From an optimization exercise on the open Yosys and OpenROAD flow, aimed at small area and a short achievable clock period; shortcuts taken in it are not production practice.
At most, simulation tests tie the RTL to the original design; equivalence was not proved.
Not every run is shown, and edits may drop behaviour that the tests do not exercise.
Function not checked in run 1: the RTL went through the layout flow alone.
Power and IR drop assume default switching activity.

$ cat flow/run.sh
#!/bin/bash
# synth_recipe.tcl (not shown) runs the flow's synth.tcl, then flattens the netlist and writes it again
# the make line also repeats each setting of config.mk as NAME=value (left out here)
make -C /OpenROAD-flow-scripts/flow DESIGN_CONFIG=/design/flow/config.mk WORK_HOME=/design/flow/orfs CLKGATE_MAP_FILE= SYNTH_SCRIPT=/design/flow/synth_recipe.tcl finish
$ cat flow/design.v
`timescale 1ns/1ps
module pe_unit (
  input               pe_weight_in_valid,
  input      [7:0]    pe_weight_in_payload,
  input               pe_ifmap_in_valid,
  input      [7:0]    pe_ifmap_in_payload,
  input               pe_bias_in_valid,
  input      [31:0]   pe_bias_in_payload,
  input               pe_shift_scale_valid,
  input      [7:0]    pe_shift_scale_payload,
  output              pe_ofmap_out_valid,
  output     [7:0]    pe_ofmap_out_payload,
  input               pe_ctrl_ps_back_en,
  input      [6:0]    pe_ctrl_ps_waddr,
  input      [6:0]    pe_ctrl_ps_raddr,
  input               pe_ctrl_ps_wr,
  input               pe_ctrl_ps_rd,
  input               pe_ctrl_ps_allow_rd,
  input               pe_ctrl_ps_pinA_bias_en,
  input               pe_ctrl_ps_pinB_bias_en,
  input               pe_ctrl_byp_mul_en,
  input               pe_ctrl_maxpool_en,
  input               pe_ctrl_bias_mul_en,
  input               pe_ctrl_ps_scale_en,
  output              pe_flags_ps_rd_ready,
  output              pe_flags_ps_wr_ready,
  input               clk,
  input               resetn
);
  wire       [31:0]   Ps_rgfile_wdata;
  wire       [15:0]   Multiplier_dout;
  wire                Multiplier_finish;
  wire                Multiplier_dout_vld;
  wire       [31:0]   Adder_result;
  wire       [31:0]   qnt_quant_data;
  wire       [31:0]   Ps_rgfile_rdata;
  wire       [31:0]   tmp_ps_rf_rdata_payload;
  wire       [31:0]   tmp_ps_rf_rdata_payload_1;
  reg        [7:0]    Mula;
  reg        [7:0]    Mulb;
  wire                MA_AfterMux_valid;
  wire       [7:0]    MA_AfterMux_payload;
  wire                MB_AfterMux_valid;
  wire       [7:0]    MB_AfterMux_payload;
  wire                bias_Mul_valid;
  wire       [7:0]    bias_Mul_payload;
  wire                Mul_out_valid;
  wire       [15:0]   Mul_out_payload;
  wire                Mul_finish;
  reg                 MA_AfterMux_valid_regNext;
  wire                adder_out_valid;
  wire       [31:0]   adder_out_payload;
  wire       [31:0]   mul_out_ext;
  wire       [31:0]   adder_pinB;
  wire       [31:0]   adder_pinA;
  wire                ps_rf_rdata_valid;
  wire       [31:0]   ps_rf_rdata_payload;
  wire                ps_true_rd_en;
  reg                 ps_true_rd_en_regNext;
  assign tmp_ps_rf_rdata_payload = Ps_rgfile_rdata;
  assign tmp_ps_rf_rdata_payload_1 = 32'h0;
  multiplier_wrap Multiplier (
    .dinA     (Mula[7:0]                ),  
    .dinB     (Mulb[7:0]                ),  
    .din_vld  (MA_AfterMux_valid_regNext),  
    .dout     (Multiplier_dout[15:0]    ),  
    .finish   (Multiplier_finish        ),  
    .dout_vld (Multiplier_dout_vld      ),  
    .clk      (clk                      ),  
    .resetn   (resetn                   )   
  );
  adder_unit Adder (
    .pinA       (adder_pinA[31:0]  ),  
    .pinB       (adder_pinB[31:0]  ),  
    .maxpool_en (pe_ctrl_maxpool_en),  
    .result     (Adder_result[31:0])   
  );
  QNT_unit qnt (
    .enable      (pe_ctrl_ps_scale_en        ),  
    .indata      (adder_out_payload[31:0]    ),  
    .shift_scale (pe_shift_scale_payload[7:0]),  
    .quant_data  (qnt_quant_data[31:0]       )   
  );
  Ram1r1w Ps_rgfile (
    .rd     (ps_true_rd_en        ),  
    .wr     (pe_ctrl_ps_wr        ),  
    .waddr  (pe_ctrl_ps_waddr[6:0]),  
    .raddr  (pe_ctrl_ps_raddr[6:0]),  
    .wdata  (Ps_rgfile_wdata[31:0]),  
    .rdata  (Ps_rgfile_rdata[31:0]),  
    .clk    (clk                  ),  
    .resetn (resetn               )   
  );
  assign bias_Mul_valid = pe_bias_in_valid;
  assign bias_Mul_payload = pe_bias_in_payload[7 : 0];
  assign MA_AfterMux_valid = (pe_ctrl_ps_back_en ? pe_ofmap_out_valid : pe_ifmap_in_valid);
  assign MA_AfterMux_payload = (pe_ctrl_ps_back_en ? pe_ofmap_out_payload : pe_ifmap_in_payload);
  assign MB_AfterMux_valid = (pe_ctrl_bias_mul_en ? bias_Mul_valid : pe_weight_in_valid);
  assign MB_AfterMux_payload = (pe_ctrl_bias_mul_en ? bias_Mul_payload : pe_weight_in_payload);
  assign pe_flags_ps_rd_ready = MA_AfterMux_valid;
  assign Mul_finish = Multiplier_finish;
  assign Mul_out_payload = Multiplier_dout;
  assign Mul_out_valid = Multiplier_dout_vld;
  assign pe_flags_ps_wr_ready = Mul_finish;
  assign mul_out_ext = {{16{Mul_out_payload[15]}}, Mul_out_payload};
  assign adder_out_payload = Adder_result;
  assign adder_out_valid = Mul_out_valid;
  assign adder_pinA = (pe_ctrl_ps_pinA_bias_en ? pe_bias_in_payload : mul_out_ext);
  assign ps_true_rd_en = (pe_ctrl_ps_rd && pe_ctrl_ps_allow_rd);
  assign Ps_rgfile_wdata = qnt_quant_data;
  assign ps_rf_rdata_payload = (ps_true_rd_en ? tmp_ps_rf_rdata_payload : tmp_ps_rf_rdata_payload_1);
  assign ps_rf_rdata_valid = ps_true_rd_en_regNext;
  assign adder_pinB = (pe_ctrl_ps_pinB_bias_en ? pe_bias_in_payload : ps_rf_rdata_payload);
  assign pe_ofmap_out_valid = ps_rf_rdata_valid;
  assign pe_ofmap_out_payload = ps_rf_rdata_payload[7 : 0];
  always @(posedge clk or negedge resetn) begin
    if(!resetn) begin
      Mula <= 8'h0;
      Mulb <= 8'h0;
      MA_AfterMux_valid_regNext <= 1'b0;
      ps_true_rd_en_regNext <= 1'b0;
    end else begin
      if(MA_AfterMux_valid) begin
        Mula <= MA_AfterMux_payload;
      end
      if(MB_AfterMux_valid) begin
        Mulb <= MB_AfterMux_payload;
      end
      MA_AfterMux_valid_regNext <= MA_AfterMux_valid;
      ps_true_rd_en_regNext <= ps_true_rd_en;
    end
  end
endmodule
module Ram1r1w (
  input               rd,
  input               wr,
  input      [6:0]    waddr,
  input      [6:0]    raddr,
  input      [31:0]   wdata,
  output     [31:0]   rdata,
  input               clk,
  input               resetn
);
  wire       [31:0]   ram_readData;
  regMem1r1w ram (
    .writeValid (wr                ),  
    .readValid  (rd                ),  
    .waddress   (waddr[6:0]        ),  
    .raddress   (raddr[6:0]        ),  
    .writeData  (wdata[31:0]       ),  
    .readData   (ram_readData[31:0]),  
    .clk        (clk               ),  
    .resetn     (resetn            )   
  );
  assign rdata = ram_readData;
endmodule
module QNT_unit (
  input               enable,
  input      [31:0]   indata,
  input      [7:0]    shift_scale,
  output     [31:0]   quant_data
);
  wire       [31:0]   roundtoinf_indata;
  wire       [7:0]    roundtoinf_roundbits;
  wire       [31:0]   roundtoinf_outdata;
  wire       [7:0]    tmp_scale_abs;
  wire       [7:0]    tmp_scale_abs_1;
  wire       [7:0]    tmp_scale_abs_2;
  wire       [0:0]    tmp_scale_abs_3;
  wire       [31:0]   tmp_indata_after_shift;
  wire       [31:0]   tmp_indata_after_round;
  wire                isSign;
  wire       [7:0]    scale_abs;
  wire       [31:0]   indata_after_shift;
  wire       [31:0]   indata_after_round;
  assign tmp_scale_abs = (shift_scale[7] ? tmp_scale_abs_1 : shift_scale);
  assign tmp_scale_abs_1 = (~ shift_scale);
  assign tmp_scale_abs_3 = shift_scale[7];
  assign tmp_scale_abs_2 = {7'd0, tmp_scale_abs_3};
  assign tmp_indata_after_shift = ($signed(indata) <<< scale_abs);
  assign tmp_indata_after_round = roundtoinf_outdata;
  RoundToInf_unit roundtoinf (
    .indata    (roundtoinf_indata[31:0]  ),  
    .roundbits (roundtoinf_roundbits[7:0]),  
    .outdata   (roundtoinf_outdata[31:0] )   
  );
  assign isSign = shift_scale[7];
  assign scale_abs = (tmp_scale_abs + tmp_scale_abs_2);
  assign indata_after_shift = (isSign ? indata : tmp_indata_after_shift);
  assign roundtoinf_indata = indata_after_shift;
  assign roundtoinf_roundbits = (isSign ? scale_abs : 8'h0);
  assign indata_after_round = (enable ? tmp_indata_after_round : indata);
  assign quant_data = indata_after_round;
endmodule
module adder_unit (
  input      [31:0]   pinA,
  input      [31:0]   pinB,
  input               maxpool_en,
  output     [31:0]   result
);
  wire       [31:0]   tmp_adder_pinA;
  wire       [31:0]   tmp_adder_pinB;
  wire       [31:0]   tmp_comp_pinA;
  wire       [31:0]   tmp_comp_pinB;
  wire       [31:0]   adder_pinA;
  wire       [31:0]   adder_pinB;
  wire       [31:0]   adder_sum;
  wire       [31:0]   comp_pinA;
  wire       [31:0]   comp_pinB;
  wire       [31:0]   comp_res;
  wire                AgtB;
  assign tmp_adder_pinA = 32'h0;
  assign tmp_adder_pinB = 32'h0;
  assign tmp_comp_pinA = 32'h0;
  assign tmp_comp_pinB = 32'h0;
  assign adder_pinA = (maxpool_en ? tmp_adder_pinA : pinA);
  assign adder_pinB = (maxpool_en ? tmp_adder_pinB : pinB);
  assign adder_sum = ($signed(adder_pinA) + $signed(adder_pinB));
  assign AgtB = ($signed(comp_pinB) < $signed(comp_pinA));
  assign comp_pinA = (maxpool_en ? pinA : tmp_comp_pinA);
  assign comp_pinB = (maxpool_en ? pinB : tmp_comp_pinB);
  assign comp_res = (AgtB ? comp_pinA : comp_pinB);
  assign result = (maxpool_en ? comp_res : adder_sum);
endmodule
module multiplier_wrap (
  input      [7:0]    dinA,
  input      [7:0]    dinB,
  input               din_vld,
  output     [15:0]   dout,
  output              finish,
  output              dout_vld,
  input               clk,
  input               resetn
);
  wire       [15:0]   mul_dout;
  wire                mul_dout_vld;
  SimpleSignedMul mul (
    .dinA     (dinA[7:0]     ),  
    .dinB     (dinB[7:0]     ),  
    .din_vld  (din_vld       ),  
    .dout     (mul_dout[15:0]),  
    .dout_vld (mul_dout_vld  ),  
    .clk      (clk           ),  
    .resetn   (resetn        )   
  );
  assign dout = mul_dout;
  assign dout_vld = mul_dout_vld;
  assign finish = din_vld;
endmodule
module regMem1r1w (
  input               writeValid,
  input               readValid,
  input      [6:0]    waddress,
  input      [6:0]    raddress,
  input      [31:0]   writeData,
  output     [31:0]   readData,
  input               clk,
  input               resetn
);
  reg        [31:0]   tmp_mem_port1;
  reg [31:0] mem [0:127];
  always @(posedge clk) begin
    if(writeValid) begin
      mem[waddress] <= writeData;
    end
  end
  always @(posedge clk) begin
    if(readValid) begin
      tmp_mem_port1 <= mem[raddress];
    end
  end
  assign readData = tmp_mem_port1;
endmodule
module RoundToInf_unit (
  input      [31:0]   indata,
  input      [7:0]    roundbits,
  output     [31:0]   outdata
);
  wire       [4:0]    tmp_decide_bit;
  wire       [31:0]   tmp_outdata;
  wire       [31:0]   tmp_outdata_1;
  wire       [31:0]   tmp_outdata_2;
  wire       [31:0]   tmp_outdata_3;
  wire       [4:0]    roundbit;
  wire                isZero;
  wire       [31:0]   decide_bit;
  assign tmp_decide_bit = (roundbit - 5'h01);
  assign tmp_outdata = ($signed(tmp_outdata_1) + $signed(tmp_outdata_3));
  assign tmp_outdata_1 = ($signed(tmp_outdata_2) >>> roundbit);
  assign tmp_outdata_2 = indata;
  assign tmp_outdata_3 = decide_bit;
  assign roundbit = roundbits[4:0];
  assign isZero = (roundbits == 8'h0);
  assign decide_bit = {31'h0,indata[tmp_decide_bit]};
  assign outdata = (isZero ? indata : tmp_outdata);
endmodule
module SimpleSignedMul (
  input      [7:0]    dinA,
  input      [7:0]    dinB,
  input               din_vld,
  output     [15:0]   dout,
  output              dout_vld,
  input               clk,
  input               resetn
);
  wire       [15:0]   mul_io_dout;
  wire                mul_io_dout_vld;
  SignMultiplier mul (
    .io_dinA     (dinA[7:0]        ),  
    .io_dinB     (dinB[7:0]        ),  
    .io_din_vld  (din_vld          ),  
    .io_dout     (mul_io_dout[15:0]),  
    .io_dout_vld (mul_io_dout_vld  ),  
    .clk         (clk              ),  
    .resetn      (resetn           )   
  );
  assign dout = mul_io_dout;
  assign dout_vld = mul_io_dout_vld;
endmodule
module SignMultiplier (
  input      [7:0]    io_dinA,
  input      [7:0]    io_dinB,
  input               io_din_vld,
  output     [15:0]   io_dout,
  output              io_dout_vld,
  input               clk,
  input               resetn
);
  reg        [15:0]   Result;
  reg                 dout_vld_reg;
  assign io_dout = Result;
  assign io_dout_vld = dout_vld_reg;
  always @(posedge clk or negedge resetn) begin
    if(!resetn) begin
      Result <= 16'h0;
      dout_vld_reg <= 1'b0;
    end else begin
      dout_vld_reg <= io_din_vld;
      if(io_din_vld) begin
        Result <= ($signed(io_dinA) * $signed(io_dinB));
      end
    end
  end
endmodule
$ cat flow/config.mk
export PLATFORM = sky130hd
export DESIGN_NAME = pe_unit
export DESIGN_NICKNAME = pe_unit
export VERILOG_FILES = /design/flow/design.v
export SDC_FILE = /design/flow/constraint.sdc
export NUM_CORES = 4
export LEC_CHECK = 0
export CAP_MARGIN = 20
export CORE_MARGIN = 2
export CORE_UTILIZATION = 50
export SLEW_MARGIN = 20
$ cat flow/constraint.sdc
create_clock -name core_clock -period 11.0 [get_ports {clk}]
set_input_delay 2.2000 -clock core_clock [delete_from_list [all_inputs] [get_ports {clk}]]
set_output_delay 2.2000 -clock core_clock [all_outputs]
set_load 0.01 [all_outputs]
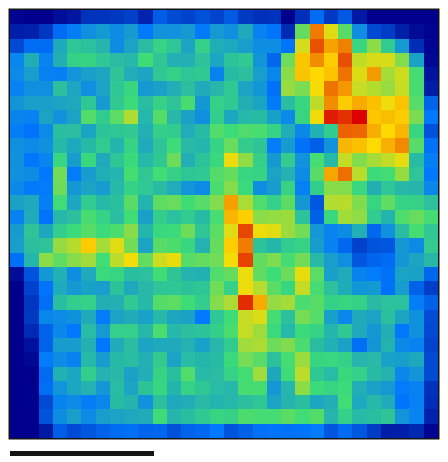
Fig. 1. Signal metal coverage by tile (run 1).
The bar under the picture is 200 um long. The die is cut into 30 by 30 equal tiles; dark blue is low, red is high, scaled to the fullest tile. Values are wire area over tile area, all layers added.
fullest tile: 0.60
tiles over half the peak: 26%
mean over tiles: 0.24
emptiest ninth of the die: lower left
nearly empty tiles: 3.3%
routed len/inst: 36.2 um
total via count in the routed design: 95.0k
aggregate routed wire length: 522,000 um
total track usage: 29.5%

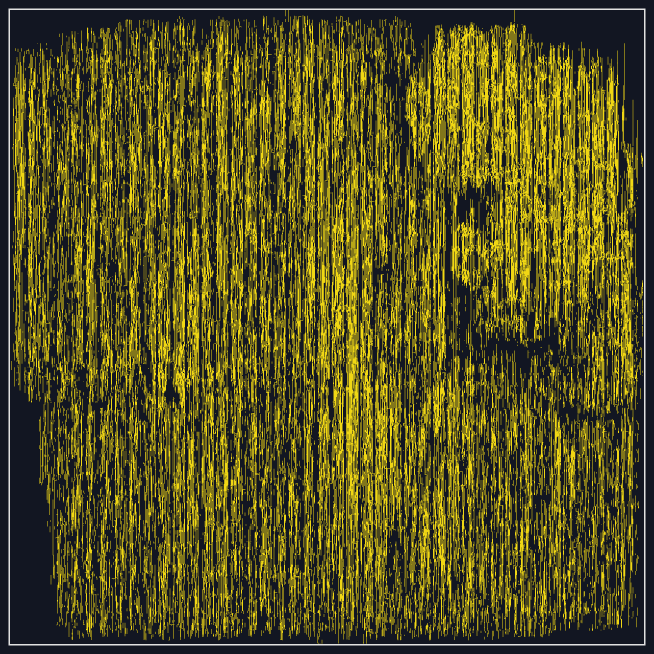
Fig. 2. Signal wires on met2 (run 1).
share of all routed wire: 46%
main direction: vertical

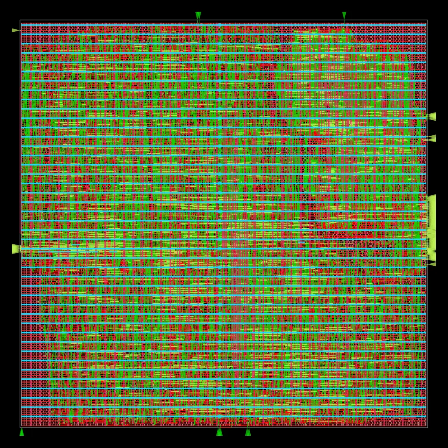
Fig. 3. Full-chip view from the flow's report step (run 1).
final std cells w/o fill: 14.4k
height of the chip: 595 um
Die X-Extent: 595 um
Die ar.: 354,000 um^2

==> metrics.md, run 1 <==
| Metric | Value |
|---|---|
| Result of the run | `no timing/DRC/antenna violations` |
| Number of global-route vias before repair | `94.3k` |
| Residual DRC | `0` |
| Proportion of register bits with asynchronous set or reset after synthesis | `0.817%` |
| Post-DP HPWL | `311,000 um` |
| Top_reg_cell synth | `sky130_fd_sc_hd__edfxtp_1` |
| Clock insertion delay at the later pin of the skew report | `0.98 ns` |
| Fraction of the mapped netlist area in compound gates | `3.69%` |
| Source of the critical timing path | `pe_ctrl_ps_pinA_bias_en` |
| Hold depth | `1` |
| Initial cell density of the core | `50.3%` |
| Highest metal used | `met5` |
| Maximum buffer depth of the clock tree | `4` |
| Util after Layout | `58.2%` |
| Root Buffer | `sky130_fd_sc_hd__clkbuf_16` |
| Yosys top cell by area | `sky130_fd_sc_hd__edfxtp_1` |
| Dominant power group | `sequential cells` |
| Post-synthesis net count | `8,894` |
| Drt pass-1 iters | `7` |
| Met1 track demand over resource in global routing | `43.4%` |
| Sequential element share of the synthesized area | `71.5%` |
| Global-route congestion overflow total | `0` |
| Synthesized-area fraction occupied by adder cells | `1.35%` |
| Non-clk buf share | `4.26%` |
| Number of nets in the layout | `9,715` |
| Top register by number of flip-flops | `Ps_rgfile.ram.mem` |
| Maximum clock skew at final layout | `0.0989 ns` |
| Dominant combinational cell family by area after synthesis | `multiplexers` |
| DRC violation total after the first TritonRoute iteration | `12.8k` |
| WS Path Type | `primary input to register` |
| Synth-to-Final Area Change | `15.6%` |
| Wl on met1 | `213,000 um` |
| Power density relative to cell area | `202 nW/um^2` |
| Overall power | `0.0408 W` |
| Final setup TNS | `0 ns` |
| Final setup violating endpoints | `0` |
| Minimum setup slack after placement | `-0.158 ns` |
| Area fraction in and, or, nand and nor cells after synthesis | `3.51%` |
| Via/cell ratio | `6.60` |
| Most common cell after layout, fill and taps aside | `sky130_fd_sc_hd__edfxtp_1` |
| Num ports | `97` |
| Number of clock buffers in the layout | `513` |
| Postcts setup bufs | `0` |
| Area inside the core boundary | `347,000 um^2` |
| Synth unique cells | `121` |
| Final Worst Setup Slack | `0.588 ns` |
| Number of cells in the design after placement | `13.6k` |
| Nonclk buf count | `896` |
| Combinational share of power | `19.5%` |
| Met2 Wirelength | `242,000 um` |
| Internal power | `0.0297 W` |
| Flop-to-flop setup slack | `2.09 ns` |
| Share of the final layout cell area in multi-input gates | `24.3%` |
| CTS H-Tree Depth | `5` |
| Most frequent cells in the layout | `4,128 x sky130_fd_sc_hd__edfxtp_1, 1,352 x sky130_fd_sc_hd__mux4_2, 674 x sky130_fd_sc_hd__buf_4` |
| Worst-path fanout max | `16` |
| Sink Count | `4,162` |
| Mean cell area of the mapped netlist | `20.2 um^2` |
| Peak VDD IR | `0.271 mV` |
| TritonCTS clock tree | `built` |
| Maximum number of pins on one net before global-route repair | `147` |
| Largest cells by area after synthesis | `sky130_fd_sc_hd__edfxtp_1 71%, sky130_fd_sc_hd__mux4_2 17%, sky130_fd_sc_hd__nor2_1 1.0%` |
| Flip-flop and latch share of the layout cell area | `61.8%` |
| Placed instance area | `189,000 um^2` |
| Post-route antenna net violation count | `0` |
| Post-layout instance area | `202,000 um^2` |
| Required time of the critical path | `11.77 ns` |
| Area-dominant class | `flip-flops and latches` |
| Final period util | `94.7%` |
| Count of fill cells added during filler insertion | `25.4k` |
| Element type at the critical path end | `register` |
| Tmin final | `10.41 ns` |
| RSZ-0062 raised after global routing | `no` |
| Actual slew at the worst max-slew pin | `1.22 ns` |
| CP Buf/Inv Count | `9` |
| WP depth | `34` |
| Met3 demand-to-capacity share in global routing | `4.55%` |
| Xor-xnor portion of the synthesized cell area | `0.306%` |
| Combinational gate power | `0.00797 W` |
| Power in the clock group | `0.0138 W` |
| Number of antenna violations at the first check in global routing | `49` |
| Max-cap viol count | `0` |
| Relative max-transition margin | `17.6%` |
| Clock network area share | `6.56%` |
| Area used by multi-input combinational logic | `48,900 um^2` |
| Most frequent cell on the critical path | `sky130_fd_sc_hd__buf_4` |
| Largest stage delay on the critical path | `0.74 ns` |
| Tap Cells | `4,578` |
| Fraction of layout cells with a size suffix above 1 | `31.5%` |
| Share of cell area taken by muxes after synthesis | `18.3%` |
| Total CTS buffers | `418` |
| Delay-heaviest family, CP | `compound AO/OA/AOI/OAI gates` |
| Global-route wire length before repair | `730,000 um` |
| Clock edge transition at the registers on the reported setup and hold paths | `0.06 ns` |
| Count of multi-input gates | `3,877` |
| Count of instances resized after the clock tree is built | `0` |
| Netlist area before placement | `175,000 um^2` |
| Endpoint, Worst Hold | `Multiplier.mul.mul.Result[12]` |
| Instance count of the mapped netlist | `8,653` |
| Synthesized flop and latch total | `4,162` |
| Crit Reg-Reg Endpoint | `Ps_rgfile.ram.mem[55][15]` |
| Last weighted congestion value of the routability-driven placer | `0.989` |
| Top cell type's share of synthesized area | `71.0%` |
| Most frequent cells after synthesis | `4,128 x sky130_fd_sc_hd__edfxtp_1, 1,352 x sky130_fd_sc_hd__mux4_2, 464 x sky130_fd_sc_hd__nor2_1` |
| Hold-fix buffers, CTS | `0` |
| Routing usage on met2 | `45.3%` |
| Busiest layer in global routing | `met2` |
| Flip-flop and latch power | `0.0190 W` |
| Fmax achieved | `0.0960 GHz` |
| Total of warnings raised by yosys | `3` |
| Arr. time, crit path | `11.18 ns` |
| Number of core rows | `216` |
| Critical path endpoint | `Ps_rgfile.ram.mem[55][15]` |
| Diode insertion count for antenna repair | `16` |
| Number of enable flip-flop cells after synthesis | `4,128` |
| Number of cells traversed by the worst register-to-register path | `34` |
| Non-clock inverter count in the final layout | `119` |
| Proportion of power drawn by flip-flops and latches | `46.6%` |
| Critical hold path startpoint | `Multiplier.mul.mul.Result[12]` |
| Number of slew-limit violations in the final report | `0` |
| Slowest cell on the critical path | `sky130_fd_sc_hd__clkdlybuf4s50_1` |
| Number of port buffers | `94` |
| Switching Share | `27.1%` |
| Startpoint of the worst register-to-register path | `Ps_rgfile.ram.tmp_mem_port1[7]` |
| Count of final hold-check violations | `0` |
| Critical path launch point type | `primary input` |
| Number of flip-flops in the largest register | `4,096` |
| Dominant cell by count in the synthesized netlist | `sky130_fd_sc_hd__edfxtp_1` |
| Path class of the lowest-slack min-delay path | `register to register` |
| Footprint of the flip-flops and latches | `125,000 um^2` |
| Share of total power in the clock network | `33.8%` |
| Largest registers in the final layout | `Ps_rgfile.ram.mem: 4096 flops, Ps_rgfile.ram.tmp_mem_port1: 32 flops, Multiplier.mul.mul.Result: 16 flops` |
| FF+latch count | `4,162` |
| Total length of routed met3 wires | `45,900 um` |
| Worst-case hold slack | `0.508 ns` |
| Leakage | `64.6 nW` |
| Psw | `0.0110 W` |
--- run 2 (diff from run 1) ---
==> flow/design.v (replaced) <==
`timescale 1ns/1ps
module pe_unit (
  input               pe_weight_in_valid,
  input      [7:0]    pe_weight_in_payload,
  input               pe_ifmap_in_valid,
  input      [7:0]    pe_ifmap_in_payload,
  input               pe_bias_in_valid,
  input      [31:0]   pe_bias_in_payload,
  input               pe_shift_scale_valid,
  input      [7:0]    pe_shift_scale_payload,
  output              pe_ofmap_out_valid,
  output     [7:0]    pe_ofmap_out_payload,
  input               pe_ctrl_ps_back_en,
  input      [6:0]    pe_ctrl_ps_waddr,
  input      [6:0]    pe_ctrl_ps_raddr,
  input               pe_ctrl_ps_wr,
  input               pe_ctrl_ps_rd,
  input               pe_ctrl_ps_allow_rd,
  input               pe_ctrl_ps_pinA_bias_en,
  input               pe_ctrl_ps_pinB_bias_en,
  input               pe_ctrl_byp_mul_en,
  input               pe_ctrl_maxpool_en,
  input               pe_ctrl_bias_mul_en,
  input               pe_ctrl_ps_scale_en,
  output              pe_flags_ps_rd_ready,
  output              pe_flags_ps_wr_ready,
  input               clk,
  input               resetn
);
  reg        [7:0]    A;
  reg        [7:0]    B;
  reg        [15:0]   P;
  reg                 vA;
  reg                 vR;
  reg        [31:0]   R;
  reg        [31:0]   mem [0:127];
  reg        [31:0]   w_sum;
  reg        [6:0]    w_addr;
  reg                 w_en;
  wire                rden = pe_ctrl_ps_rd & pe_ctrl_ps_allow_rd;
  wire       [31:0]   ps = rden ? R : 32'h0;
  assign pe_ofmap_out_valid = vR;
  assign pe_ofmap_out_payload = ps[7:0];
  wire                ma_valid = pe_ctrl_ps_back_en ? vR : pe_ifmap_in_valid;
  wire       [7:0]    ma_data = pe_ctrl_ps_back_en ? ps[7:0] : pe_ifmap_in_payload;
  wire                mb_valid = pe_ctrl_bias_mul_en ? pe_bias_in_valid : pe_weight_in_valid;
  wire       [7:0]    mb_data = pe_ctrl_bias_mul_en ? pe_bias_in_payload[7:0] : pe_weight_in_payload;
  assign pe_flags_ps_rd_ready = ma_valid;
  assign pe_flags_ps_wr_ready = vA;
  wire       [31:0]   pinA = pe_ctrl_ps_pinA_bias_en ? pe_bias_in_payload : {{16{P[15]}}, P};
  wire       [31:0]   pinB = pe_ctrl_ps_pinB_bias_en ? pe_bias_in_payload : ps;
  wire                b_lt_a = $signed(pinB) < $signed(pinA);
  wire       [31:0]   sum = pe_ctrl_maxpool_en ? (b_lt_a ? pinA : pinB) : pinA + pinB;
  wire       [7:0]    s = pe_shift_scale_payload;
  wire                sc = pe_ctrl_ps_scale_en;
  wire       [4:0]    n = 5'd0 - s[4:0];
  reg        [31:0]   mask;
  integer             i;
  always @(*) begin
    for (i = 0; i < 32; i = i + 1) begin
      if (!sc)
        mask[i] = 1'b1;
      else if (s[7])
        mask[i] = (i + n) < 32;
      else
        mask[i] = (s[6:5] == 2'b00) && (i >= s[4:0]);
    end
  end
  reg        [4:0]    w_rot;
  reg        [31:0]   w_mask;
  reg                 w_neg;
  reg        [4:0]    w_bidx;
  wire       [31:0]   rot0 = w_rot[0] ? {w_sum[30:0], w_sum[31]}    : w_sum;
  wire       [31:0]   rot1 = w_rot[1] ? {rot0[29:0], rot0[31:30]}    : rot0;
  wire       [31:0]   rot2 = w_rot[2] ? {rot1[27:0], rot1[31:28]}    : rot1;
  wire       [31:0]   rot3 = w_rot[3] ? {rot2[23:0], rot2[31:24]}    : rot2;
  wire       [31:0]   rot  = w_rot[4] ? {rot3[15:0], rot3[31:16]}    : rot3;
  wire       [31:0]   shifted = (rot & w_mask) | ({32{w_neg & w_sum[31]}} & ~w_mask);
  wire                rbit = w_neg & w_sum[w_bidx];
  wire       [31:0]   wdata = shifted + {31'h0, rbit};
  always @(posedge clk) begin
    w_sum  <= sum;
    w_rot  <= sc ? s[4:0] : 5'd0;
    w_mask <= mask;
    w_neg  <= sc & s[7];
    w_bidx <= ~s[4:0];
    w_addr <= pe_ctrl_ps_waddr;
    w_en   <= pe_ctrl_ps_wr;
    if (w_en)
      mem[w_addr] <= wdata;
    if (rden)
      R <= (w_en && w_addr == pe_ctrl_ps_raddr) ? wdata : mem[pe_ctrl_ps_raddr];
  end
  always @(posedge clk or negedge resetn) begin
    if (!resetn) begin
      A  <= 8'h0;
      B  <= 8'h0;
      P  <= 16'h0;
      vA <= 1'b0;
      vR <= 1'b0;
    end else begin
      if (ma_valid) A <= ma_data;
      if (mb_valid) B <= mb_data;
      vA <= ma_valid;
      vR <= rden;
      if (vA) P <= $signed(A) * $signed(B);
    end
  end
endmodule
--- a/flow/config.mk
+++ b/flow/config.mk
@@ -9,3 +9,4 @@
 export CORE_MARGIN = 2
 export CORE_UTILIZATION = 50
+export SETUP_SLACK_MARGIN = 5
 export SLEW_MARGIN = 20
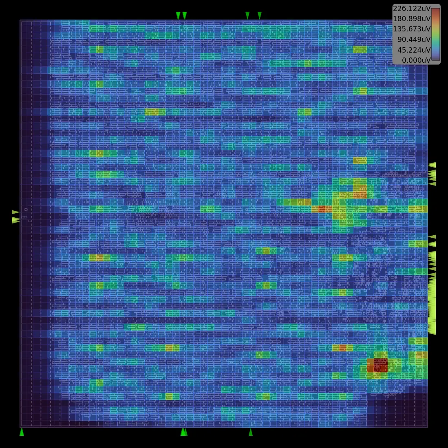
Fig. 4. IR drop over the die (run 2).
internal power: 0.0294 W
power density relative to cell area: 206 nW/um^2
Psw: 0.0103 W
overall power: 0.0397 W

==> run 2 against run 1 <==
  * Worst setup slack gained 4.5 ns
  * Hold slack worse by 0.0048 ns
  * Via count shrank 15%
  * First-iteration DRC count shrank 25%
  * Core utilization fell by 1.5 points
  * Sequential share of layout area up 3.9 points
  * Die area shrank 2.5%
  * Global-route usage decreased by 4.7 points
  * Critical endpoint is now pe_flags_ps_rd_ready
  * Largest power group unchanged
==> metrics.md, run 2 <==
| Metric | Value |
|---|---|
| Result of the run | `no timing/DRC/antenna violations` |
| Non-clock inverter count in the final layout | `144` |
| Number of flip-flops in the largest register | `4,096` |
| Flip-flop and latch power | `0.0196 W` |
| Tap Cells | `4,536` |
| Largest stage delay on the critical path | `0.57 ns` |
| Required time of the critical path | `8.80 ns` |
| Startpoint of the worst register-to-register path | `w_rot[3]` |
| Final period util | `53.8%` |
| Synth-to-Final Area Change | `13.2%` |
| Top_reg_cell synth | `sky130_fd_sc_hd__edfxtp_1` |
| Fraction of the mapped netlist area in compound gates | `1.31%` |
| Minimum setup slack after placement | `3.50 ns` |
| Netlist area before placement | `170,000 um^2` |
| Number of enable flip-flop cells after synthesis | `4,128` |
| Total via count in the routed design | `80.9k` |
| Last weighted congestion value of the routability-driven placer | `0.858` |
| Flop-to-flop setup slack | `5.43 ns` |
| Placed instance area | `179,000 um^2` |
| Initial cell density of the core | `50.1%` |
| Proportion of register bits with asynchronous set or reset after synthesis | `0.801%` |
| Worst-path fanout max | `10` |
| Residual DRC | `0` |
| Number of slew-limit violations in the final report | `0` |
| Number of cells traversed by the worst register-to-register path | `17` |
| Proportion of power drawn by flip-flops and latches | `49.4%` |
| Count of multi-input gates | `2,817` |
| Total of warnings raised by yosys | `1` |
| Combinational share of power | `15.0%` |
| Final setup violating endpoints | `0` |
| Post-layout instance area | `192,000 um^2` |
| Fmax achieved | `0.169 GHz` |
| Final setup TNS | `0 ns` |
| Top cell type's share of synthesized area | `72.9%` |
| Top register by number of flip-flops | `mem` |
| Count of fill cells added during filler insertion | `24.8k` |
| Relative max-transition margin | `28.2%` |
| Die ar. | `345,000 um^2` |
| Number of antenna violations at the first check in global routing | `42` |
| Util after Layout | `56.7%` |
| Met1 track demand over resource in global routing | `36.2%` |
| Hold depth | `1` |
| Mean cell area of the mapped netlist | `22.3 um^2` |
| Leakage | `60.6 nW` |
| Post-route antenna net violation count | `0` |
| Flip-flop and latch share of the layout cell area | `65.7%` |
| Routing usage on met2 | `39.5%` |
| WP depth | `4` |
| Maximum number of pins on one net before global-route repair | `140` |
| Critical path endpoint | `pe_flags_ps_rd_ready` |
| Footprint of the flip-flops and latches | `126,000 um^2` |
| Instance count of the mapped netlist | `7,612` |
| Endpoint, Worst Hold | `P[10]` |
| Clock edge transition at the registers on the reported setup and hold paths | `0.06 ns` |
| Crit Reg-Reg Endpoint | `R[12]` |
| Final Worst Setup Slack | `5.08 ns` |
| Number of clock buffers in the layout | `516` |
| Met3 demand-to-capacity share in global routing | `4.28%` |
| Dominant cell by count in the synthesized netlist | `sky130_fd_sc_hd__edfxtp_1` |
| Total CTS buffers | `425` |
| RSZ-0062 raised after global routing | `yes` |
| Area-dominant class | `flip-flops and latches` |
| Aggregate routed wire length | `429,000 um` |
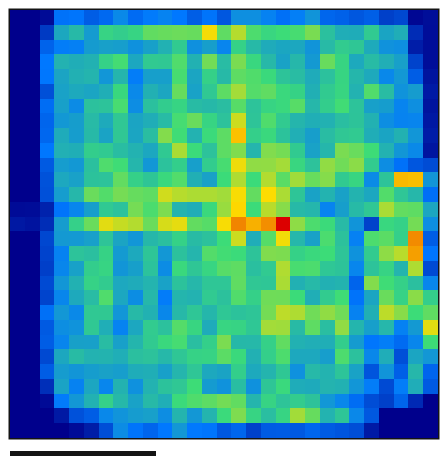
Fig. 5. Signal metal coverage by tile (run 2).
The bar under the picture is 200 um long. The die is cut into 29 by 29 equal tiles; dark blue is low, red is high, scaled to the fullest tile. Values are wire area over tile area, all layers added.
tiles over half the peak: 20%
mean over tiles: 0.20
nearly empty tiles: 8.0%
densest ninth of the die: centre
emptiest ninth of the die: lower left

[static timing again, ports no longer ideal]
The results above use ideal ports. As a check the final layouts listed here were re-extracted and re-timed, cells and wires unchanged.
Step 1 sets driving cells, clkbuf_16 on the clock port and buf_2 on the other inputs (assumed; they add their load-dependent delay and slew).
Step 2 also shifts input and output timing later by t, the mid clock arrival at the registers, as if the neighbouring blocks saw the same clock.
Three values: no drivers, after step 1, after step 2; two values: the first two.
run | t, ns | slack for setup (ns) | hold slack, ns | worst setup path at the end | worst slew at a driven data input, ns
run 1 | 1.030 | 0.588 / 0.667 / -0.363 | 0.508 / 0.508 / 0.508 | input to register | 0.22
run 2 | 1.067 | 5.084 / 5.058 / 4.112 | 0.503 / 0.503 / 0.503 | input to register | 0.08
With both steps, setup timing fails in run 1, where it was met with ideal ports. The setup slack of run 2, which loses most, moves by -0.026 ns with the drivers and by -0.972 ns with both steps.
